What follows belongs to an exercise in optimizing a design on an open flow for small area and a short achievable clock period; a production flow would make more cautious choices. At most, simulation tests tie the RTL to the original design; equivalence was not proved. Some runs may be left out. An edit can pass the tests and still lose a function that they never use. The RTL of run 2 was laid out without a check of its function.

**run.sh**
```bash
#!/bin/bash
# synth_recipe.tcl (not shown) runs the flow's synth.tcl, then flattens the netlist and writes it again
# the make line also repeats each setting of config.mk as NAME=value (left out here)
make -C /OpenROAD-flow-scripts/flow DESIGN_CONFIG=/design/flow/config.mk WORK_HOME=/design/flow/orfs CLKGATE_MAP_FILE= SYNTH_SCRIPT=/design/flow/synth_recipe.tcl finish
```
**config.mk**
```make
export PLATFORM = sky130hd
export DESIGN_NAME = P_MUL
export DESIGN_NICKNAME = P_MUL
export VERILOG_FILES = /design/flow/design.v
export SDC_FILE = /design/flow/constraint.sdc
export NUM_CORES = 4
export LEC_CHECK = 0
export CAP_MARGIN = 20
export CORE_MARGIN = 2
export CORE_UTILIZATION = 40
export SLEW_MARGIN = 20
```
**constraint.sdc**
```tcl
create_clock -name core_clock -period 10.0 [get_ports {clk}]
set_input_delay 2.0000 -clock core_clock [delete_from_list [all_inputs] [get_ports {clk}]]
set_output_delay 2.0000 -clock core_clock [all_outputs]
set_load 0.01 [all_outputs]
```
**design.v**
```verilog
module P_MUL(
	in_1,
	in_2,
	in_3,
	in_valid,
	rst_n,
	clk,
    out_valid,
	out
);
input [46:0] in_1, in_2;
input [47:0] in_3;
input in_valid, rst_n, clk;
output reg out_valid;
output reg [95:0] out;
reg [23:0] A1, A2, B1, B2;
reg [95:0] A1B1, A1B2, A2B1, A2B2;
reg out_start;
integer i;
always @(posedge clk or negedge rst_n) begin
	if (!rst_n) begin
		i <= 0;
		out <= 0;
		out_valid <= 0;
		out_start <= 0;
	end else  begin
		if(i != 5)
			i <= i+1;
		else
			out_start <= 1;
		{A1, A2} <= in_1 + in_2;
		{B1, B2} <= in_3;
		A1B1 <= ((A1 * B1) << 48);
		A1B2 <= ((A1 * B2) << 24);
		A2B1 <= ((A2 * B1) << 24);
		A2B2 <= (A2 * B2);
		out <= A1B1 + A1B2 + A2B1 + A2B2;
		out_valid <= out_start;
	end
end
endmodule
```
Figure 1. Cells colored by class (run 1).
Bar = 100 um. Fill, decap, tap and diode cells in gray.
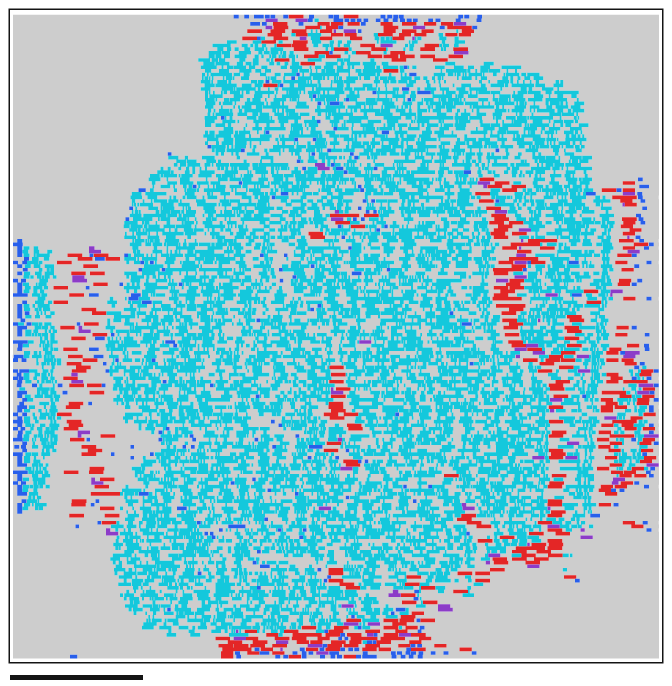
| color | class | cells | share of their area |
|---|---|---|---|
| red | registers | 418 | 12% |
| cyan | remaining logic cells | 9,100 | 82% |
| purple | clock drivers and dummy loads | 98 | 2.0% |
| blue | remaining buffers and delay cells | 424 | 4.2% |

Figure 2. Full-chip view from the flow's report step (run 1).
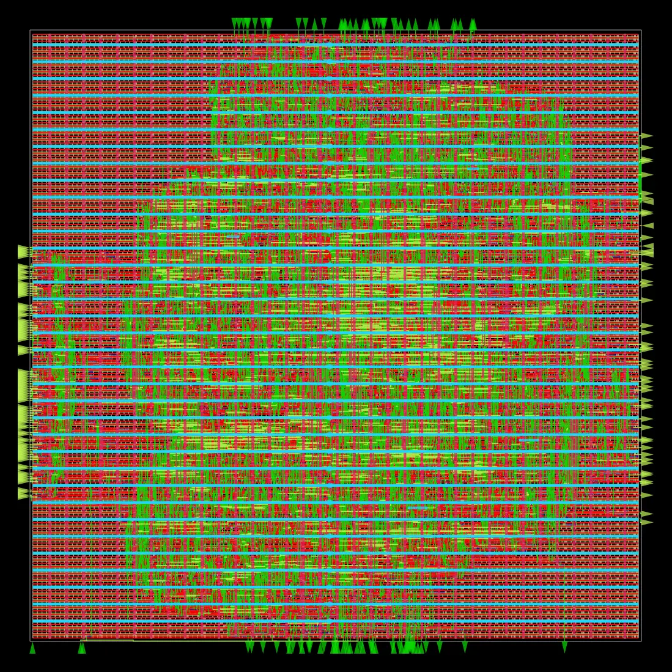
Ports: 242
final instance area: 0.103 mm2

==> flow_metrics.tcl, run 1 <==
set metrics [dict create \
    status "complete, no violations" \
    hold_class "flip-flop to flip-flop" \
    worstMarginPinSlew_ns 1.20 \
    ant_nets 0 \
    final.setup.tns_ns 0 \
    synthCells 10100 \
    core_area_mm2 0.235 \
    area.growth.synth_to_final_pct 8.44 \
    first_pass_iters 6 \
    vias_per_cell 5.17 \
    initial_core_util_pct 40.3 \
    cp-startpoint "A2[7]$_DFFE_PP_" \
    synth_cell_type_count 71 \
    synth_area_mm2 0.0947 \
    syn-num-nets 13000 \
    routedWlPerCell_um 20.6 \
    cts.path.max_buffers 3 \
    syn_avg_cell_area_um2 9.42 \
    rsz0062_at_grt "false" \
    cp_cell_sequence "buf_4 > buf_4 > nand2_1 > fa_1 > inv_1 > fa_1 > inv_1 > fa_1 > inv_1 > fa_1 > fa_1 > fa_1 > inv_1 > fa_1 > inv_1 > ha_1 > o21a_1 > o211a_1 > o2111ai_1 > a211oi_1 > a21oi_1 > o21ai_0 > a221oi_1 > xnor2_1" \
    cp_slowest_cell "edfxtp_1" \
    cts_root_buffer "clkbuf_16" \
    fin_crit_ns 8.64 \
    worstPathBufferInverterCount 7 \
    crit_family "adder cells" \
    cts.repair.resized 0 \
    die_x_um 491 \
    grt_pass1_wl_um 431000 \
    synth_flop_cell "edfxtp_1" \
    hold_depth 0 \
    maxSlewHeadroom_pct 20.1 \
    yosys_register_bits 418 \
    worst_path_most_repeated_cell "fa_1" \
    arrival_ns 9.03 \
    nNetsFinal 12900 \
    cp.depth 24 \
    drt-total-wl_um 272000 \
    cts_buffers 53 \
    cts_htree_levels 2 \
    die_h_um 491 \
    mostFrequentLayoutCells "inv_1, fa_1, nand2_1, and2_1, ha_1" \
    path_class "flip-flop to flip-flop" \
    slowest_delay_ns 0.94 \
    finalSetupViolCount 0 \
    fin_crit_sh_pct 86.4 \
    start_kind "flip-flop" \
    required_ns 10.39 \
    synth_edf_count 288 \
    cts_tree "built" \
    r2r_cells 24 \
    min-delay-start "A2B2[1]$_DFFE_PP_" \
    clock_sinks 418 \
    dpl-instance-area_mm2 0.101 \
    fp-row-count 178 \
    drtIter0Drc 5195 \
    grt_pass1_vias 74800 \
    dieArea_mm2 0.241 \
    async_flop_share_pct 31.1 \
    final.setup_skew_ns 0.0755 \
    worstSetupEndpointType "flip-flop" \
    hold_viol 0 \
    hpwlAfterDp_um 211000 \
    overflow 0 \
    vias 68300 \
    routabilityCongestion 0.905 \
    numPortBuffers 240 \
    holdWs_ns 0.341 \
    timing.rr.start "A2[7]$_DFFE_PP_" \
    drc_errors 0 \
    clkTransAtPathRegs_ns 0.07 \
    drv_cap 0 \
    antenna_found_initial 17 \
    clock_latency_ns 0.71 \
    track_usage_pct 23.0 \
    grt_max_degree 85 \
    finalMaxSlewViolations 0 \
    critPathMaxFanout 21 \
    cts_setup_buffers 0 \
    ys_warn_count 1 \
    ys_seq_area_share_pct 12.6 \
    final_common_cell "inv_1" \
    ctsHoldBuffers 0 \
    timing.fmax_mhz 116 \
    drive_above_1_share_pct 3.07 \
]
Figure 3. Signal wires on met3 (run 1).
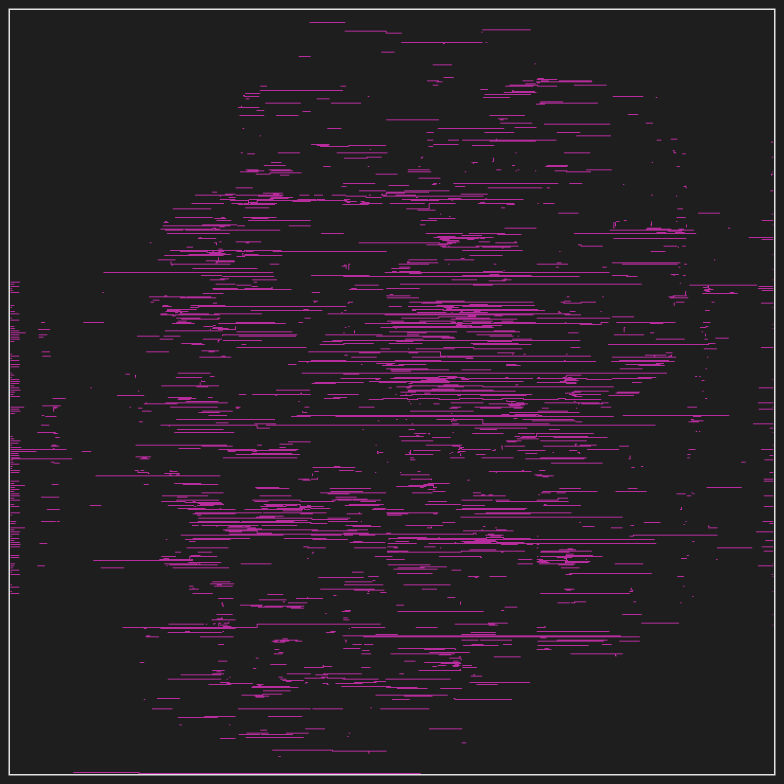
wire length on this layer: 23.1 mm
main direction: horizontal
share of all routed wire: 8.5%
nets with wire on the layer: 717
longest straight run: 250 um

==> run 1: cell type report <==
class	instances	area (um2)
Clock inverter	35	452
Multi-Input combinational cell	6846	72300
Antenna cell	7	17.5
Inverter	2254	8460
Timing Repair Buffer	424	4140
Tap cell	3150	3940
Sequential cell	418	11900
Clock buffer	63	1480
Fill cell	22900	133000
==> run 1: routing by layer <==
layer  vias to the layer above  share of wire, %  track usage, %
met1                     35100                43            32.0
met3                       480               8.5            4.21
met4                         8               3.0            6.60
li1                      29900                 -               -
met5                         -             0.016               0
met2                      2786                46            36.8
==> run 1: logic make-up (layout without fill, tap and decap cells) <==
kind of cell               count (synthesis)  in the layout  share of synthesized area [%]
DFF                                      418            418                           12.6
muxes                                      2              2                         0.0211
AOI/OAI and AO/OA                        818            818                           5.58
and+or+nand+nor                         2937           2937                           15.5
other                                      0              7                              0
xor gates and xnor gates                 318            318                           2.94
adders and majority gates               2771           2771                           52.3
buffers and inverters                   2792           2776                           11.1
==> run 1: worst register-to-register path, stage by stage, from the launching register on <==
cell       delay (ns)
edfxtp_1         0.94
buf_4            0.50
buf_4            0.34
nand2_1          0.12
fa_1             0.55
inv_1            0.05
fa_1             0.50
inv_1            0.05
fa_1             0.52
inv_1            0.05
fa_1             0.50
fa_1             0.44
fa_1             0.50
inv_1            0.05
fa_1             0.50
inv_1            0.05
ha_1             0.43
o21a_1           0.19
o211a_1          0.17
o2111ai_1        0.30
a211oi_1         0.70
a21oi_1          0.22
o21ai_0          0.37
a221oi_1         0.15
xnor2_1          0.15
==> run 1: through the flow <==
stage | std cells | util, % | setup slack [ns]
5_1_grt | 13200 | 43.6 | 1.05
3_3_place_gp | 13100 | 42.8 | 1.65
6_report | 13200 | 43.7 | 1.36
3_5_place_dp | 13100 | 42.8 | 1.64
4_1_cts | 13200 | 43.6 | 1.53
2_1_floorplan | 10100 | - | 2.81
==> run 1: cell usage after synthesis, drive strengths merged (10+ instances only) <==
cell type	count	area, um2
clkbuf	518	1950
nor2b	23	144
a211o	12	105
buf	20	91.3
and2	1153	7210
and3	29	181
o31ai	12	90.1
nor2	142	533
fa	1978	39600
edfxtp	288	8650
a21oi	271	1360
a21boi	10	75.1
dfrtp	130	3250
nand3	58	290
ha	793	9920
nor4	13	81.3
nand2	1334	5010
nor3	35	205
or2	14	87.6
inv	2254	8460
o21a	26	195
o21bai	47	353
xnor2	211	1850
nand4	55	344
nand2b	35	219
a211oi	23	183
o21ai	118	591
or3	13	81.3
o211ai	26	195
a31oi	25	156
xor2	107	937
and4	20	175
a21o	169	1270
==> run 1: sequential cells by signal (all words and copies together) (netlist names), 32 cells and up <==
register	flops
A1B1	48
A1B2	48
A2B1	48
A2B2	48
i	32
out	96
==> run 1: worst paths after layout <==
kind                                      end  slack [ns]
hold reg to reg              out[1]$_DFF_PN0_        0.34
min in group asynchronous   out[22]$_DFF_PN0_        1.24
max in group asynchronous   out[73]$_DFF_PN0_        6.83
hold / removal               out[1]$_DFF_PN0_        0.34
setup reg to reg           A2B1[65]$_DFFE_PP_        1.36
setup / recovery           A2B1[65]$_DFFE_PP_        1.36
Figure 4. Wires at chosen ports, followed through buffers (run 1).
Bar = 100 um.
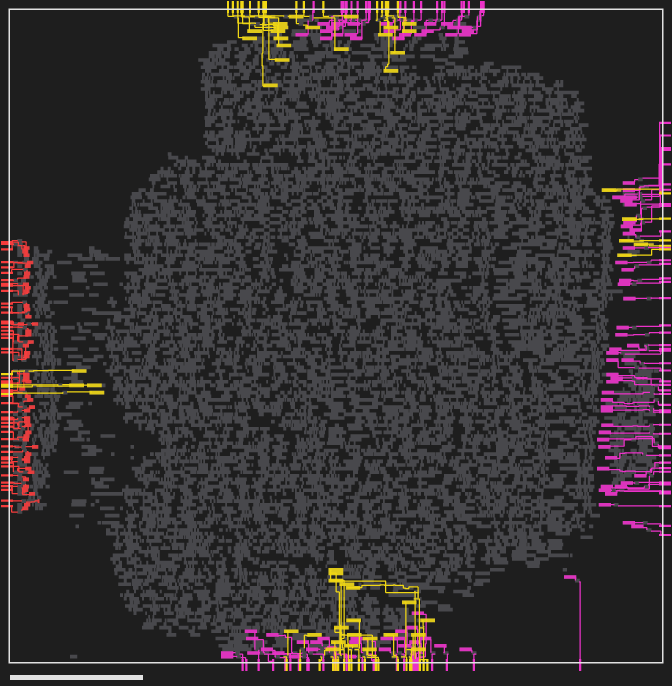

==> run 2: too many edits to list; what changed since run 1 <==
design.v: 41 -> 6757 lines; modules unchanged: 0
  P_MUL: edited, 41 -> 6749 lines
  fa: new, 4 lines
  ha: new, 4 lines
==> module ha as of run 2 <==
module ha(input a, input b, output s, output co);
assign s = a ^ b;
assign co = a & b;
endmodule
==> module fa as of run 2 <==
module fa(input a, input b, input c, output s, output co);
assign s = a ^ b ^ c;
assign co = (a & b) | (a & c) | (b & c);
endmodule
--- a/config.mk
+++ b/config.mk
@@ -6,6 +6,8 @@
 export NUM_CORES = 4
 export LEC_CHECK = 0
+export ABC_AREA = 1
 export CAP_MARGIN = 20
 export CORE_MARGIN = 2
-export CORE_UTILIZATION = 40
+export CORE_UTILIZATION = 55
 export SLEW_MARGIN = 20
+export SYNTH_HIERARCHICAL = 1
Figure 5. Wires at chosen ports, followed through buffers (run 2).
Bar = 100 um.
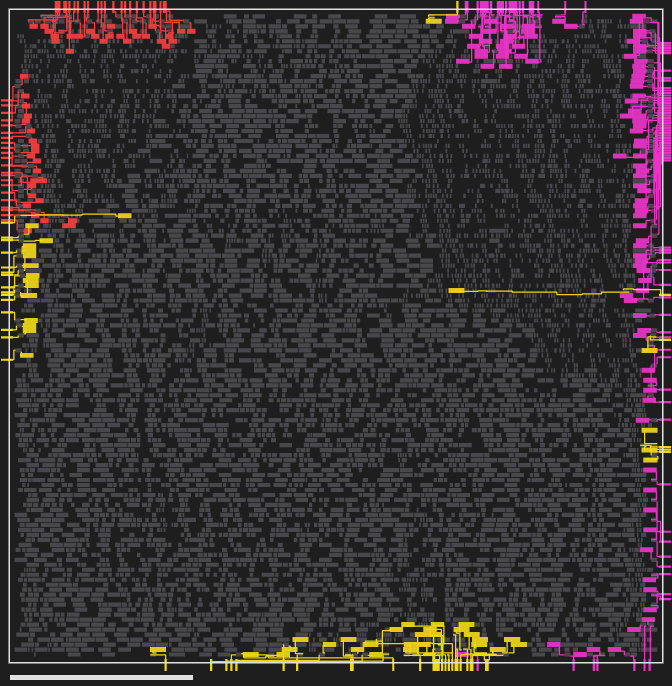
| color | port | bits | direction | edge | end cells | buffers | wire |
|---|---|---|---|---|---|---|---|
| magenta | `out` | 96 | output | 62 right, 27 top, 7 bottom | 96 | 96 | 1,880 um |
| yellow | `in_3` | 48 | input | 27 bottom, 15 left, 5 right, 1 top | 48 | 48 | 1,340 um |
| red | `in_2` | 47 | input | 25 top, 22 left | 48 | 47 | 783 um |

Figure 6. Signal wires on met3 (run 2).
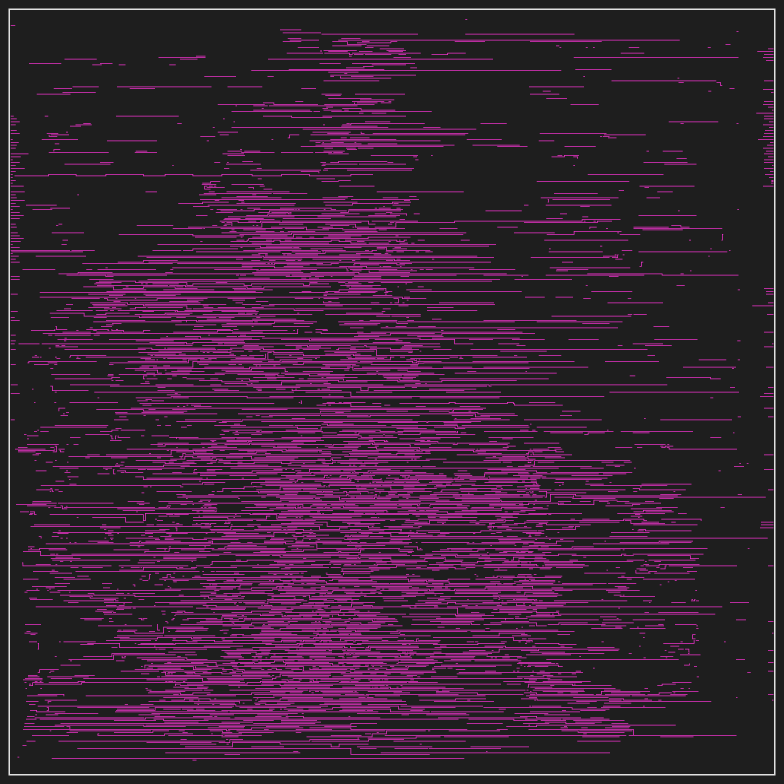
routed via count: 62,000
met3 usage: 24.1%
WL final: 308,000 um

==> run 2 against run 1 <==
Final cell count decreased by 30%. Critical path type unchanged. Still clean on timing, DRC and antenna. Largest cell class unchanged. Non-clock buffer count down 61. Worst setup slack improved by 2.7 ns.
==> flow_metrics.tcl, run 2 <==
set metrics [dict create \
    final.setup_skew_ns 0.0917 \
    grt_pass1_vias 63700 \
    largest_reg_flops 332 \
    synth_edf_count 0 \
    top_regs "r1 x332, out x96" \
    mostFrequentLayoutCells "nand2_1, xor2_1, o22ai_1, fa_1, inv_1" \
    cts_buffers 67 \
    dieArea_mm2 0.127 \
    first_pass_iters 13 \
    die_h_um 356 \
    io_pins 242 \
    synth_flop_cell "dfxtp_1" \
    die_x_um 356 \
    yosys_register_bits 528 \
    core_area_mm2 0.123 \
    finalMaxSlewViolations 0 \
    drv_cap 0 \
    ant_nets 0 \
    synthCells 7777 \
    worst_path_most_repeated_cell "fa_1" \
    slowest_delay_ns 1.00 \
    fin_crit_ns 5.90 \
    start_kind "flip-flop" \
    yosys.area.top_type "fa_1" \
    gr-max-usage-layer "met2" \
    vias_per_cell 6.68 \
    worstSetupEndpointType "flip-flop" \
    finalSetupViolCount 0 \
    timing.fmax_mhz 169 \
    grt_util_met2_pct 68.4 \
    cts.path.max_buffers 3 \
    cts_setup_buffers 0 \
    drive_above_1_share_pct 5.24 \
    syn-num-nets 9234 \
    hpwlAfterDp_um 200000 \
    track_usage_pct 48.2 \
    overflow 0 \
    grt_pass1_wl_um 437000 \
    antenna_found_initial 13 \
    routedWlPerCell_um 33.2 \
    synth_cell_type_count 41 \
    synthTopCellsByArea "fa_1, xor2_1, dfxtp_1" \
    clock_latency_ns 0.73 \
    critPathMaxFanout 33 \
    rsz0062_at_grt "false" \
    synth_area_mm2 0.0680 \
    hold_viol 0 \
    fp-row-count 129 \
    ctsHoldBuffers 0 \
    final_common_cell "nand2_1" \
    synth.most_common_cell "nand2_1" \
    path_class "flip-flop to flip-flop" \
    cp_cell_sequence "buf_4 > nor2_1 > a21oi_4 > buf_4 > o22ai_1 > xor2_1 > fa_1 > fa_1 > fa_1 > fa_1" \
    async_flop_share_pct 0.758 \
    ys_warn_count 7 \
    worstMarginPinSlew_ns 1.21 \
    status "complete, no violations" \
    drtIter0Drc 9194 \
    hold_class "flip-flop to flip-flop" \
    maxSlewHeadroom_pct 19.5 \
    cts_root_buffer "clkbuf_16" \
    cp_slowest_cell "dfxtp_2" \
    clkTransAtPathRegs_ns 0.06 \
    cts.repair.resized 0 \
    ys_seq_area_share_pct 15.6 \
    clock_sinks 528 \
    yosys.area.top_type_share_pct 32.0 \
    worstPathBufferInverterCount 2 \
    fin_crit_sh_pct 59.0 \
    grtUsageMet1_pct 56.5 \
]
## run 2: cell types whose count changed after synthesis, sizes merged, moves of 203 or more
cell / before / now
edfxtp: 288 / 0
xnor2: 211 / 8
ha: 793 / 224
buf: 20 / 288
and2: 1153 / 13
o22ai: 3 / 1128
xor2: 107 / 1233
dfxtp: 0 / 524
inv: 2254 / 804
fa: 1978 / 1088
nor2: 142 / 365
## run 2: logic make-up after synthesis
group	after synthesis	synth area share [%]
adders and majority gates	1312	36.1
buffers and inverters	1435	8.78
xor gates and xnor gates	1241	16.0
AOI/OAI and AO/OA	1372	12.3
and+or+nand+nor	1889	11.3
DFF	528	15.6
## run 2: per-module statistics from Yosys (local to each module, per instance)
module	flops+latches	cells	area, um2	times used
ha	0	1	12.5	63
P_MUL	528	6627	45500	1
fa	0	1	20.0	1087
## run 2: cell type report
cell class              instances  area (um2)
well taps                    1637        2050
fillers                     11100       50100
diodes                          9        22.5
clock inverters                34         397
inverters                     805        3020
clock buffers                  89        1820
flip-flops and latches        528       10700
repair buffers                363        3330
multi-input cells            5814       51700
## run 2: path summary, 6_finish.rpt
kind,start,endpoint,slack [ns],cells past startpoint
worst min-delay path,r1[1]$_DFF_P_,out[0]$_DFF_P_,0.45,1
worst min register to register,r1[1]$_DFF_P_,out[0]$_DFF_P_,0.45,1
worst max register to register,b_r[41]$_DFF_P_,r1[296]$_DFF_P_,4.10,10
max in group asynchronous,rst_n,cnt[2]$_DFFE_PN0N_,8.33,1
worst max-delay path,b_r[41]$_DFF_P_,r1[296]$_DFF_P_,4.10,10
min in group asynchronous,rst_n,out_valid$_DFF_PN0_,1.49,1
## run 2: metal layers
| metal | vias up | wire [um] |
|---|---|---|
| met5 | - | 498 |
| met4 | 28 | 27800 |
| met3 | 1885 | 50000 |
| met2 | 5654 | 124000 |
| met1 | 29700 | 106000 |
| li1 | 24700 | - |
## run 2: stage by stage
step / area [um2] / utilization (%) / hold WS [ns] / std cells
floorplan: 68000 / - / 0.407 / 7777
global placement: 70800 / 57.5 / 0.436 / 9147
detailed placement: 70800 / 57.5 / 0.444 / 9147
CTS: 73000 / 59.3 / 0.457 / 9270
global route: 73000 / 59.3 / 0.464 / 9270
finish: 73100 / 59.3 / 0.454 / 9279

[afterwards: timing with drivers on the ports]
How much do the figures lean on ideal ports? The routed layouts below were timed once more, with nothing changed but the port constraints. Step 1: set_driving_cell puts a clkbuf_16 on clk and a buf_2 on each other input, an assumption about the parent block. Step 2 also shifts input and output timing later by t, the mid clock arrival at the registers, as if the neighbouring blocks saw the same clock. a / b / c = no drivers / after step 1 / after step 2; a / b = the first two.
| run | shift t [ns] | setup slack, ns | hold slack, ns | worst setup path after step 2 | cell pins on the clock port's net |
|---|---|---|---|---|---|
| run 1 | 0.764 | 1.362 / 1.362 / 1.362 | 0.341 / 0.341 / 0.341 | register to register | 1 |
| run 2 | 0.767 | 4.098 / 4.098 / 4.098 | 0.454 / 0.454 / 0.454 | register to register | 1 |
After both steps setup and hold are still met in every run listed.
